From an optimization exercise on the open Yosys and OpenROAD flow, aimed at a short achievable clock period and few clock cycles; shortcuts taken in it are not production practice. Only simulation tests tie the RTL to the original design; equivalence was not proved. Power is estimated from default activity; no workload was simulated.

<file path="flow/config.mk">
export PLATFORM = sky130hd
export DESIGN_NAME = custom_cpu
export DESIGN_NICKNAME = custom_cpu
export VERILOG_FILES = /design/flow/design.v
export SDC_FILE = /design/flow/constraint.sdc
export NUM_CORES = 4
export LEC_CHECK = 0
export CAP_MARGIN = 20
export CORE_MARGIN = 2
export CORE_UTILIZATION = 40
export SLEW_MARGIN = 20
</file>
<file path="flow/constraint.sdc">
create_clock -name core_clock -period 11.0 [get_ports {clk}]
set_input_delay 2.2000 -clock core_clock [delete_from_list [all_inputs] [get_ports {clk}]]
set_output_delay 2.2000 -clock core_clock [all_outputs]
set_load 0.01 [all_outputs]
</file>
<file path="flow/design.v">
`timescale 10 ns / 1 ns
module alu(
	input  [32 - 1:0]  A,
	input  [32 - 1:0]  B,
	input  [              2:0]  ALUop,
	output                      Overflow,
	output                      CarryOut,
	output                      Zero,
	output [32 - 1:0]  Result
);
	parameter AND  = 3'b000;
	parameter OR   = 3'b001;
	parameter XOR  = 3'b100;
	parameter NOR  = 3'b101;
	parameter ADD  = 3'b010;
	parameter SUB  = 3'b110;
	parameter SLT  = 3'b111;
	parameter SLTU = 3'b011;
	parameter MSB = 32 - 1;
	wire op_and  = (ALUop == AND);
	wire op_or   = (ALUop == OR );
	wire op_xor  = (ALUop == XOR);
	wire op_nor  = (ALUop == NOR);
	wire op_add  = (ALUop == ADD);
	wire op_sub  = (ALUop == SUB);
	wire op_slt  = (ALUop == SLT);
	wire op_sltu = (ALUop == SLTU);
	wire [MSB:0] add_A, add_B;  
	wire [MSB:0] add_result;    
	wire [MSB:0] slt_result;    
	wire [MSB:0] sltu_result;
	wire [MSB:0] and_result;
	wire [MSB:0] or_result;
	wire [MSB:0] nor_result;
	wire [MSB:0] xor_result;
	wire cin, cout; 	    
	wire sign_A, sign_B; 	    
	wire sign_result;
	assign cin = ALUop[2] || op_sltu; 		 
	assign add_B = (B ^ {32{cin}});  
	assign add_A = A;
	assign sign_A = add_A[MSB]; 	 
	assign sign_B = add_B[MSB];
	assign sign_result = add_result[MSB];
	assign and_result = A & B;
	assign or_result  = A | B;
        assign nor_result = ~ or_result;
        assign xor_result = A ^ B;
	assign {cout, add_result} = add_A + add_B + cin;
	assign slt_result = {31'b0, (sign_A && sign_B) || ((sign_A ^ sign_B) && sign_result)};
	assign sltu_result = {31'b0, CarryOut};
	assign Result = (and_result  & {32{op_and}})
		      | (or_result   & {32{op_or }})
		      | (nor_result  & {32{op_nor}})
		      | (xor_result  & {32{op_xor}})
		      | (add_result  & ({32{op_add}} | {32{op_sub}}))
		      | (slt_result  & {32{op_slt}})
		      | (sltu_result & {32{op_sltu}});
	assign CarryOut = cout ^ cin;
	assign Overflow = (sign_A && sign_B && !sign_result) || (!sign_A && !sign_B && sign_result);
	assign Zero = ~(| Result);
endmodule
`timescale 10 ns / 1 ns
module shifter (
	input  [32 - 1:0] A,
	input  [              4:0] B,
	input  [              1:0] Shiftop,
	output [32 - 1:0] Result
);
        parameter SLL = 2'b00;
        parameter SRA = 2'b11;
        parameter SRL = 2'b10;
        wire op_sll = (Shiftop == SLL);
        wire op_sra = (Shiftop == SRA);
        wire op_srl = (Shiftop == SRL);
        wire [32 - 1:0] result_sll = A << B;
        wire [32 - 1:0] result_srl = A >> B;
        wire [32 - 1:0] result_sra = ($signed(A)) >>> B;
        assign Result = {{32{op_sll}} & result_sll}
                      | {{32{op_srl}} & result_srl}
                      | {{32{op_sra}} & result_sra};
endmodule
`timescale 10 ns / 1 ns
module reg_file(
	input                       clk,
	input  [5 - 1:0]  waddr,
	input  [5 - 1:0]  raddr1,
	input  [5 - 1:0]  raddr2,
	input                       wen,
	input  [32 - 1:0]  wdata,
	output [32 - 1:0]  rdata1,
	output [32 - 1:0]  rdata2
);
	reg [32 - 1:0] rf [32 - 1:0];
	always @(posedge clk) begin
		if (wen == 1'b1 && waddr != 5'b0) begin
			rf[waddr] <= wdata;
		end
	end
	wire not_zero_adder1 = | raddr1;
	wire not_zero_adder2 = | raddr2;
	assign rdata1 = {32{not_zero_adder1}} & rf[raddr1];
	assign rdata2 = {32{not_zero_adder2}} & rf[raddr2];
endmodule
`timescale 10ns / 1ns
module custom_cpu(
	input         clk,
	input         rst,
	output [31:0] PC,
	output        Inst_Req_Valid,
	input         Inst_Req_Ready,
	input  [31:0] Instruction,
	input         Inst_Valid,
	output        Inst_Ready,
	output [31:0] Address,
	output        MemWrite,
	output [31:0] Write_data,
	output [ 3:0] Write_strb,
	output        MemRead,
	input         Mem_Req_Ready,
	input  [31:0] Read_data,
	input         Read_data_Valid,
	output        Read_data_Ready,
	output [69:0] inst_retire
);
        assign inst_retire[69]    = RegWrite;
        assign inst_retire[68:64] = RF_waddr;
        assign inst_retire[63:32] = RF_wdata;
        assign inst_retire[31: 0] = PC;
        wire [ 6:0] func7, opcode;
        wire [ 4:0] rs2, rs1, rd;
        wire [ 2:0] func3;
        wire [31:0] U_imm, B_imm, J_imm, S_imm, I_imm;
        reg  [31:0] IR;
        wire IRWrite;
        always @(posedge clk) begin
                if (IRWrite) begin
                        IR <= Instruction;
                end
                else begin
                        IR <= IR;
                end
        end
        assign {func7, rs2, rs1, func3, rd, opcode} = IR;
        assign I_imm = {{20{IR[31]}}, IR[31:20]};
        assign S_imm = {{20{IR[31]}}, IR[31:25], IR[11:7]};
        assign U_imm = {IR[31:12], 12'b0};
        assign B_imm = {{20{IR[31]}}, IR[7], IR[30:25], IR[11:8], 1'b0};
        assign J_imm = {{12{IR[31]}}, IR[19:12], IR[20], IR[30:21], 1'b0};
        reg  [31:0] PC_reg;
        wire [31:0] PC_next, PC_jmp;
        wire PCWrite;
        wire branchValid = PCWriteCond && (Zero ^ func3[0] ^ func3[2]);
        assign PC = PC_reg;
        assign PC_next = {32{PCWriteCond && ~branchValid}} & PC_plus
                       | {32{(branchValid || ~PCWriteCond) && !JALR}} & ALUOut
                       | {32{(branchValid || ~PCWriteCond) &&  JALR}} & {ALUOut[31:1], 1'b0};
	always @(posedge clk) begin
		if (rst) begin
			PC_reg <= 32'b0;
		end
                else if (PCWrite || branchValid) begin
                        PC_reg <= PC_next;
                end
                else begin
                        PC_reg <= PC_reg;
                end
	end
        reg  [31:0] PC_plus;
        always @(posedge clk) begin
                if (current_state[1])
                        PC_plus <= ALU_result;
                else
                        PC_plus <= PC_plus;
        end
        wire [31:0] Result, RF_rdata1, RF_rdata2, RF_wdata;
        wire [ 4:0] RF_raddr1 = rs1;
        wire [ 4:0] RF_raddr2 = rs2;
        wire [ 4:0] RF_waddr  = rd;
        wire lui = U_type && opcode[5];
        assign Result = {32{ lui}}          & U_imm
                      | {32{link}}          & PC_plus
                      | {32{~lui && ~link}} & ALUOut;
        assign RF_wdata = {32{ MemtoReg}} & MDR
                        | {32{~MemtoReg}} & Result;
        reg_file my_rf(
                .clk(clk),
                .raddr1(RF_raddr1),
                .raddr2(RF_raddr2),
                .wen(RegWrite),
                .waddr(RF_waddr),
                .wdata(RF_wdata),
                .rdata1(RF_rdata1),
                .rdata2(RF_rdata2)
        );
        wire func30 = func3[0] || R_type && func7[5];
        wire [2:0] ALUEx;
        assign ALUEx[0] = ~func3[2] &&  func3[1] ||  func3[2] && (func3[1] ^ func30);
        assign ALUEx[1] = ~func3[2];
        assign ALUEx[2] =  func3[2] && ~func3[1] || ~func3[2] && (func3[1] ^ func30);
        wire [2:0] ALUop = {3{current_state[3] || I_type_load || S_type || current_state [1] || current_state[4] && U_type}} & 3'b010
                         | {3{current_state[4] && (R_type || I_type_cal)}}           & ALUEx
                         | {3{current_state[4] && B_type && ~func3[2]}}              & 3'b110
                         | {3{current_state[4] && B_type &&  func3[2] && ~func3[1]}} & 3'b111
                         | {3{current_state[4] && B_type &&  func3[2] &&  func3[1]}} & 3'b011;
        wire CarryOut, Overflow, Zero;
        wire [31:0] extenImm;
        wire [31:0] ALU_A, ALU_B, ALU_result, Imm;
        assign Imm = {32{I_type}} & I_imm
                   | {32{B_type}} & B_imm
                   | {32{S_type}} & S_imm
                   | {32{U_type}} & U_imm
                   | {32{J_type}} & J_imm;
        assign ALU_A = {32{~ALUSrcA}} & RF_rdata1
                     | {32{ ALUSrcA}} & PC;
        assign ALU_B = {32{ALUSrcB == 2'b00}} & RF_rdata2
                     | {32{ALUSrcB == 2'b01}} & 32'b100
                     | {32{ALUSrcB == 2'b10}} & Imm;
        alu my_ALU(
                .ALUop(ALUop),
                .A(ALU_A),
                .B(ALU_B),
                .Result(ALU_result),
                .Zero(Zero),
                .CarryOut(CarryOut),
                .Overflow(Overflow)
        );
        reg [31:0] ALUOut;
        always @(posedge clk) begin
                if (current_state[5] || current_state[6] || current_state[7])
                        ALUOut <= ALUOut;
                else
                        ALUOut <= {32{ ShifterValid &&  current_state[4]}} & Shifter_result
                                | {32{~ShifterValid || ~current_state[4]}} & ALU_result;
        end
        wire [31:0] Shifter_result, Shfter_A;
        wire [ 1:0] Shfter_op = {func3[2], func7[5]};
        wire [ 4:0] shamt = rs2;
        wire [ 4:0] Shfter_B = {5{ I_type}} & shamt
                             | {5{~I_type}} & ALU_B[4:0];
        wire ShifterValid = (I_type_cal || R_type) && ~func3[1] && func3[0];
        assign Shfter_A = ALU_A;
        shifter my_shifter(
                .A(Shfter_A),
                .B(Shfter_B),
                .Result(Shifter_result),
                .Shiftop(Shfter_op)
        );
        wire [3:0] offset;
        assign Address   = {ALUOut[31:2], 2'b0};
        assign offset[0] = (ALUOut[1:0] == 2'b00);
        assign offset[1] = (ALUOut[1:0] == 2'b01);
        assign offset[2] = (ALUOut[1:0] == 2'b10);
        assign offset[3] = (ALUOut[1:0] == 2'b11);
        wire [31:0] mask, offsetRdata, validRdata, MemRdata;
        assign mask[31:8] = {24{func3[1]}} & 24'hFFFFFF
                          | {24{func3[0]}} & 24'h0000FF; 
        assign mask[7:0] = 8'hFF;
        wire [31:0] RdataSignal = {32{~func3[1] && ~func3[0]}} & {{24{validRdata[ 7]}}, 8'b0}
                                | {32{ func3[0]}}              & {{16{validRdata[15]}}, 16'b0};
        assign offsetRdata = {32{offset[0]}} & {Read_data}
                           | {32{offset[1]}} & { 8'b0, Read_data[31: 8]}
                           | {32{offset[2]}} & {16'b0, Read_data[31:16]}
                           | {32{offset[3]}} & {24'b0, Read_data[31:24]};
        assign validRdata = offsetRdata & mask;
        assign MemRdata = {32{ func3[2]}} &  validRdata
                        | {32{~func3[2]}} & (validRdata | RdataSignal);
        reg [31:0] MDR;
        always @(posedge clk) begin
                if (current_state[7] && Read_data_Ready && Read_data_Valid)
                        MDR <= MemRdata;
                else
                        MDR <= MDR;
        end
        wire [31:0] validWdata, swl_data;
        wire [3:0] WriteWidth;
        assign WriteWidth[0] = 1'b1;
        assign WriteWidth[1] = func3[0] || func3[1];
        assign WriteWidth[3:2] = {2{func3[1]}};
        assign Write_strb = {4{offset[0]}} & {WriteWidth}
                          | {4{offset[1]}} & {WriteWidth[2:0], 1'b0}
                          | {4{offset[2]}} & {WriteWidth[1:0], 2'b0}
                          | {4{offset[3]}} & {WriteWidth[0]  , 3'b0};
        assign Write_data = {32{offset[0]}} & {RF_rdata2}
                          | {32{offset[1]}} & {RF_rdata2[23: 0],  8'b0}
                          | {32{offset[2]}} & {RF_rdata2[15: 0], 16'b0}
                          | {32{offset[3]}} & {RF_rdata2[ 7: 0], 24'b0};
        wire R_type = (opcode[6:4] == 3'b011);
        wire I_type = (opcode[6:5] == 2'b00) && (opcode[3:2] == 2'b00) || JALR;
        wire S_type = (opcode[6:4] == 3'b010);
        wire B_type = (opcode[6:2] == 5'b11000);
        wire U_type = (opcode[4:2] == 3'b101);
        wire J_type = (opcode[6:5] == 2'b11) && (opcode[3]);
        wire JALR   = (opcode == 7'b1100111);
        wire link   = (opcode[6:4] == 3'b110 && opcode[2]);
        wire I_type_load = I_type && ~opcode[4] && ~JALR;
        wire I_type_cal  = I_type &&  opcode[4];
        reg [8:0] current_state;
        reg [8:0] next_state;
        localparam INIT = 9'b000000001,
                   IF   = 9'b000000010,
                   IW   = 9'b000000100,
                   ID   = 9'b000001000,
                   EX   = 9'b000010000,
                   ST   = 9'b000100000,
                   LD   = 9'b001000000,
                   RDW  = 9'b010000000,
                   WB   = 9'b100000000;
        always @(posedge clk) begin
                if (~rst)
                        current_state <= next_state;
                else
                        current_state <= INIT;
        end
        always @(*) begin
                case(current_state)
                        INIT  : next_state = IF;
                        IF    : begin
                                if (Inst_Req_Ready)
                                        next_state = IW;
                                else
                                        next_state = IF;
                        end
                        IW    : begin
                                if (Inst_Valid)
                                        next_state = ID;
                                else
                                        next_state = IW;
                        end
                        ID    : next_state = EX;
                        EX    : begin
                                if (B_type)
                                        next_state = IF;
                                else if (S_type)
                                        next_state = ST;
                                else if (I_type_load)
                                        next_state = LD;
                                else
                                        next_state = WB;
                        end
                        ST    : begin
                                if (Mem_Req_Ready)
                                        next_state = IF;
                                else 
                                        next_state = ST;
                        end
                        LD    : begin
                                if (Mem_Req_Ready)
                                        next_state = RDW;
                                else
                                        next_state = LD;
                        end
                        RDW   : begin
                                if (Read_data_Valid)
                                        next_state = WB;
                                else
                                        next_state = RDW;
                        end
                        WB    : next_state = IF;
                        default: next_state = INIT;
                endcase
        end
        wire PCWriteCond, ALUSrcA, RegWrite, MemtoReg, PCSource;
        wire [1:0] ALUSrcB;
        assign Inst_Req_Valid  = ~current_state[0] && current_state[1];
        assign Inst_Ready      =  current_state[0] || current_state[2];
        assign Read_data_Ready =  current_state[0] || current_state[7];
        assign PCWrite     = current_state[4];
        assign PCWriteCond = current_state[4] && B_type;
        assign MemRead     = current_state[6];
        assign MemWrite    = current_state[5];
        assign ALUSrcA     = current_state[4] && U_type || current_state[3] && (!JALR) || current_state[1];
        assign ALUSrcB[1]  = current_state[3] && (link || B_type) || current_state[4] && (I_type || S_type || U_type);
        assign ALUSrcB[0]  = current_state[3] && ~link && ~B_type || current_state[1];
        assign RegWrite    = current_state[8];
        assign IRWrite     = current_state[2] && Inst_Ready && Inst_Valid;
        assign MemtoReg    = current_state[8] && I_type_load;
endmodule
</file>
<file path="flow/run.sh">
#!/bin/bash
# synth_recipe.tcl (not shown) runs the flow's synth.tcl, then flattens the netlist and writes it again
# the make line also repeats each setting of config.mk as NAME=value (left out here)
make -C /OpenROAD-flow-scripts/flow DESIGN_CONFIG=/design/flow/config.mk WORK_HOME=/design/flow/orfs CLKGATE_MAP_FILE= SYNTH_SCRIPT=/design/flow/synth_recipe.tcl finish
</file>
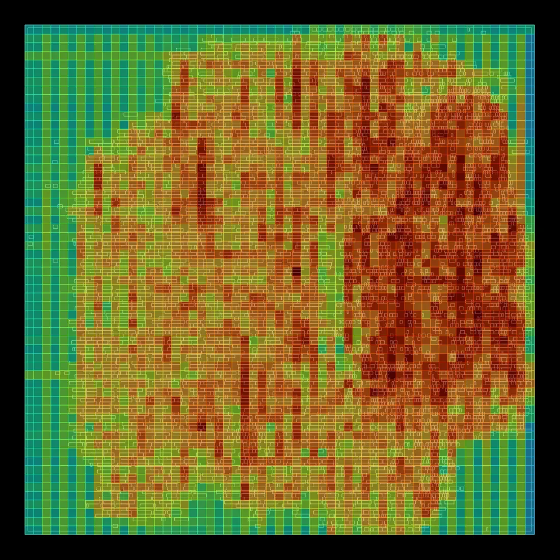
(track usage over the die)
Total Routing Usage GR: 29.7%
M3 GR Usage: 6.48%

==> summary.txt <==
* Pwr/cell area at 180 nW/um2
* Num CTS Buffers at 132
* Measured slew at the worst slew-check pin at 1.16 ns
* Crit path capture type: flop
* Worst Path Max Fanout at 38
* Total power draw at 13,600 uW
* Period Utilization, post-route at 86.9%
* Drt via density at 6.53
* # DRC at 0
* CP arrival at 10.21 ns
* Vias in the first global route at 43,500
* Cell taking the most area after synthesis: edfxtp_1
* FFs w/ async S/R, synth at 0%
* Critical Path Slowest Stage Cell: dfxtp_4
* Pre-CTS WS at 1.51 ns
* Post-synthesis instance total at 4,425
* Commonest non-fill, non-tap cell in the layout: edfxtp_1
* Worst Min Path Start: PC_reg[26]
* Final setup viols at 0
* Worst-path clk slew at 0.06 ns
* CP startpoint kind: flop
* Post-CTS Setup Bufs at 0
* Status: timing/DRC/antenna clean
* Invs w/o clock at 89
* TritonRoute pass-1 iters at 6
* Port Buffers at 242
* Required @ worst endpoint at 11.64 ns
* Fill cells at 14,100
* Sw frac at 32.2%
* Core area at 162,000 um2
* Slew headroom at 21.7%
* Count leader, synth: edfxtp_1
* Post-CTS Hold Fix Bufs at 0
* R2R depth at 30
* Fraction of area in multi-input gates at 37.2%
* Initial Util at 40.2%
* Clock latency (worst-skew pair) at 0.81 ns
* Synthesis warning total at 2
* Yosys top cell area share at 53.1%
* Post-synthesis sequential area ratio at 54.7%
* Share of total power in the clock network at 33.3%
* Sequential cell area at 35,600 um2
* Die Span Y at 408 um
* Post-DP HPWL at 168,000 um
* Internal Power at 9190 uW
* Critical path type: flop to flop
* Max reg flops at 1,024
* Largest cells by area after synthesis: edfxtp_1 (53%), mux4_2 (22%), mux2i_1 (2.8%)
* Max incr delay on CP at 0.99 ns
Testbench counts, summed over its fixed seeds: cycles 91,489.
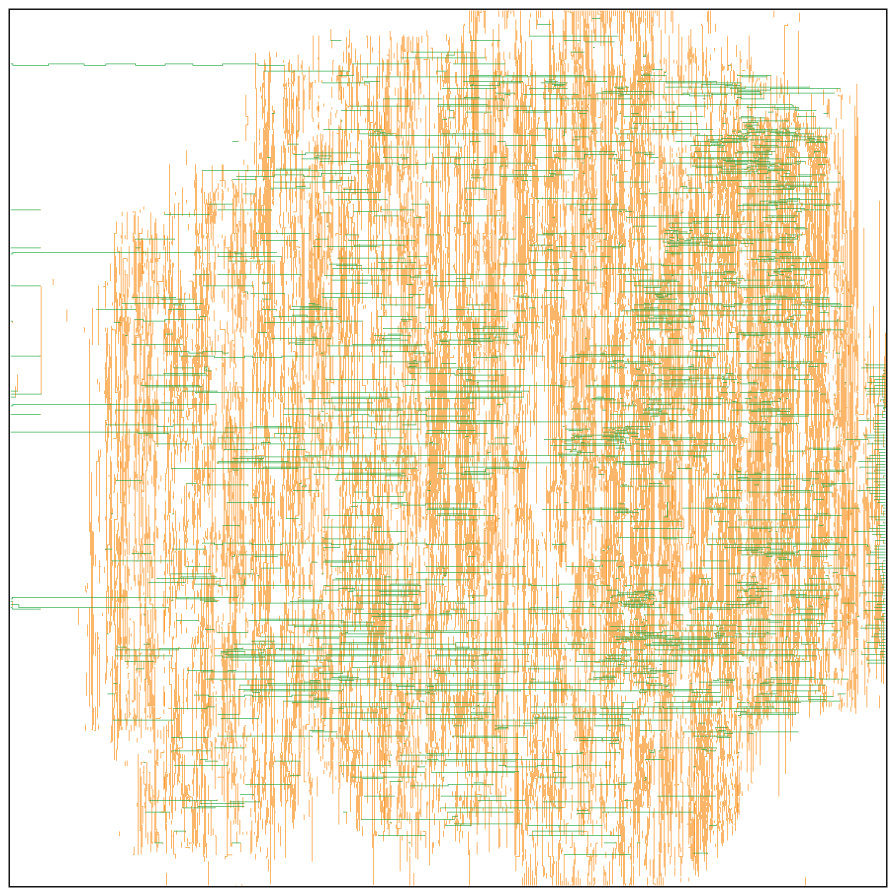
(wiring by layer)
Two of the layers only.
legend:
  green:
    layer: metal 3
    wire_length: 24.6 mm
  orange:
    layer: metal 2
    wire_length: 116 mm
WL/cell: 36.2 um
DRT Wirelength: 250,000 um
DR vias: 45,100

-- critical path: cells and delay by family (launching register included) --
kind / cells / cell delay, ns
XOR/XNOR: 1 / 0.16
AO/OA/AOI/OAI: 10 / 2.25
AND/OR/NAND/NOR: 8 / 1.70
multiplexers: 5 / 2.22
adder cells (fa/ha/maj): 2 / 0.86
flip-flops: 1 / 0.99
buffers and inverters: 4 / 1.15
-- power groups by stage --
stage	clock (uW)	combinational, uW	sequential (uW)
after floorplan	0	1700	5750
after global routing	4730	3480	5710
final	4510	3340	5710
after CTS	4560	3230	5710
after global placement	0	3230	5800
after detailed placement	0	3220	5800
-- cell families (layout without fill, tap and decap cells) --
group	Yosys count	in the layout	share of synthesized area [%]
adders and majority gates	97	97	1.89
buffers and inverters	502	776	3.38
AOI/OAI and AO/OA	852	852	8.19
DFF	1203	1203	54.7
and+or+nand+nor	871	871	5.97
muxes	840	840	25.1
other	1	39	0.00576
xor gates and xnor gates	59	59	0.793
-- routing by layer --
layer	vias to the layer above	track usage [%]	part of all wire [%]
met1	23500	39.0	38
met2	2805	46.5	46
met3	613	6.48	9.8
met4	20	15.6	6.1
met5	-	0	0.053
li1	18200	-	-

[static timing again, ports no longer ideal]
The flow's constraints put no driver on any port. The routed layout listed below was extracted and timed again, unchanged, in two steps.
Step 1: set_driving_cell puts a clkbuf_16 on clk and a buf_2 on each other input, an assumption about the parent block.
Step 2 also shifts input and output timing later by t, the mid clock arrival at the registers, as if the neighbouring blocks saw the same clock.
Slacks: ideal / step 1 / step 2; pairs: ideal / step 1.
t, ns: 0.875
slack for setup (ns): 1.440 / 1.440 / 1.440
worst register clock-pin slew, ns: 0.07 / 0.07
After both steps setup and hold are still met in this run. The setup slack of this run moves by 0.000 ns with the drivers and by 0.000 ns with both steps.
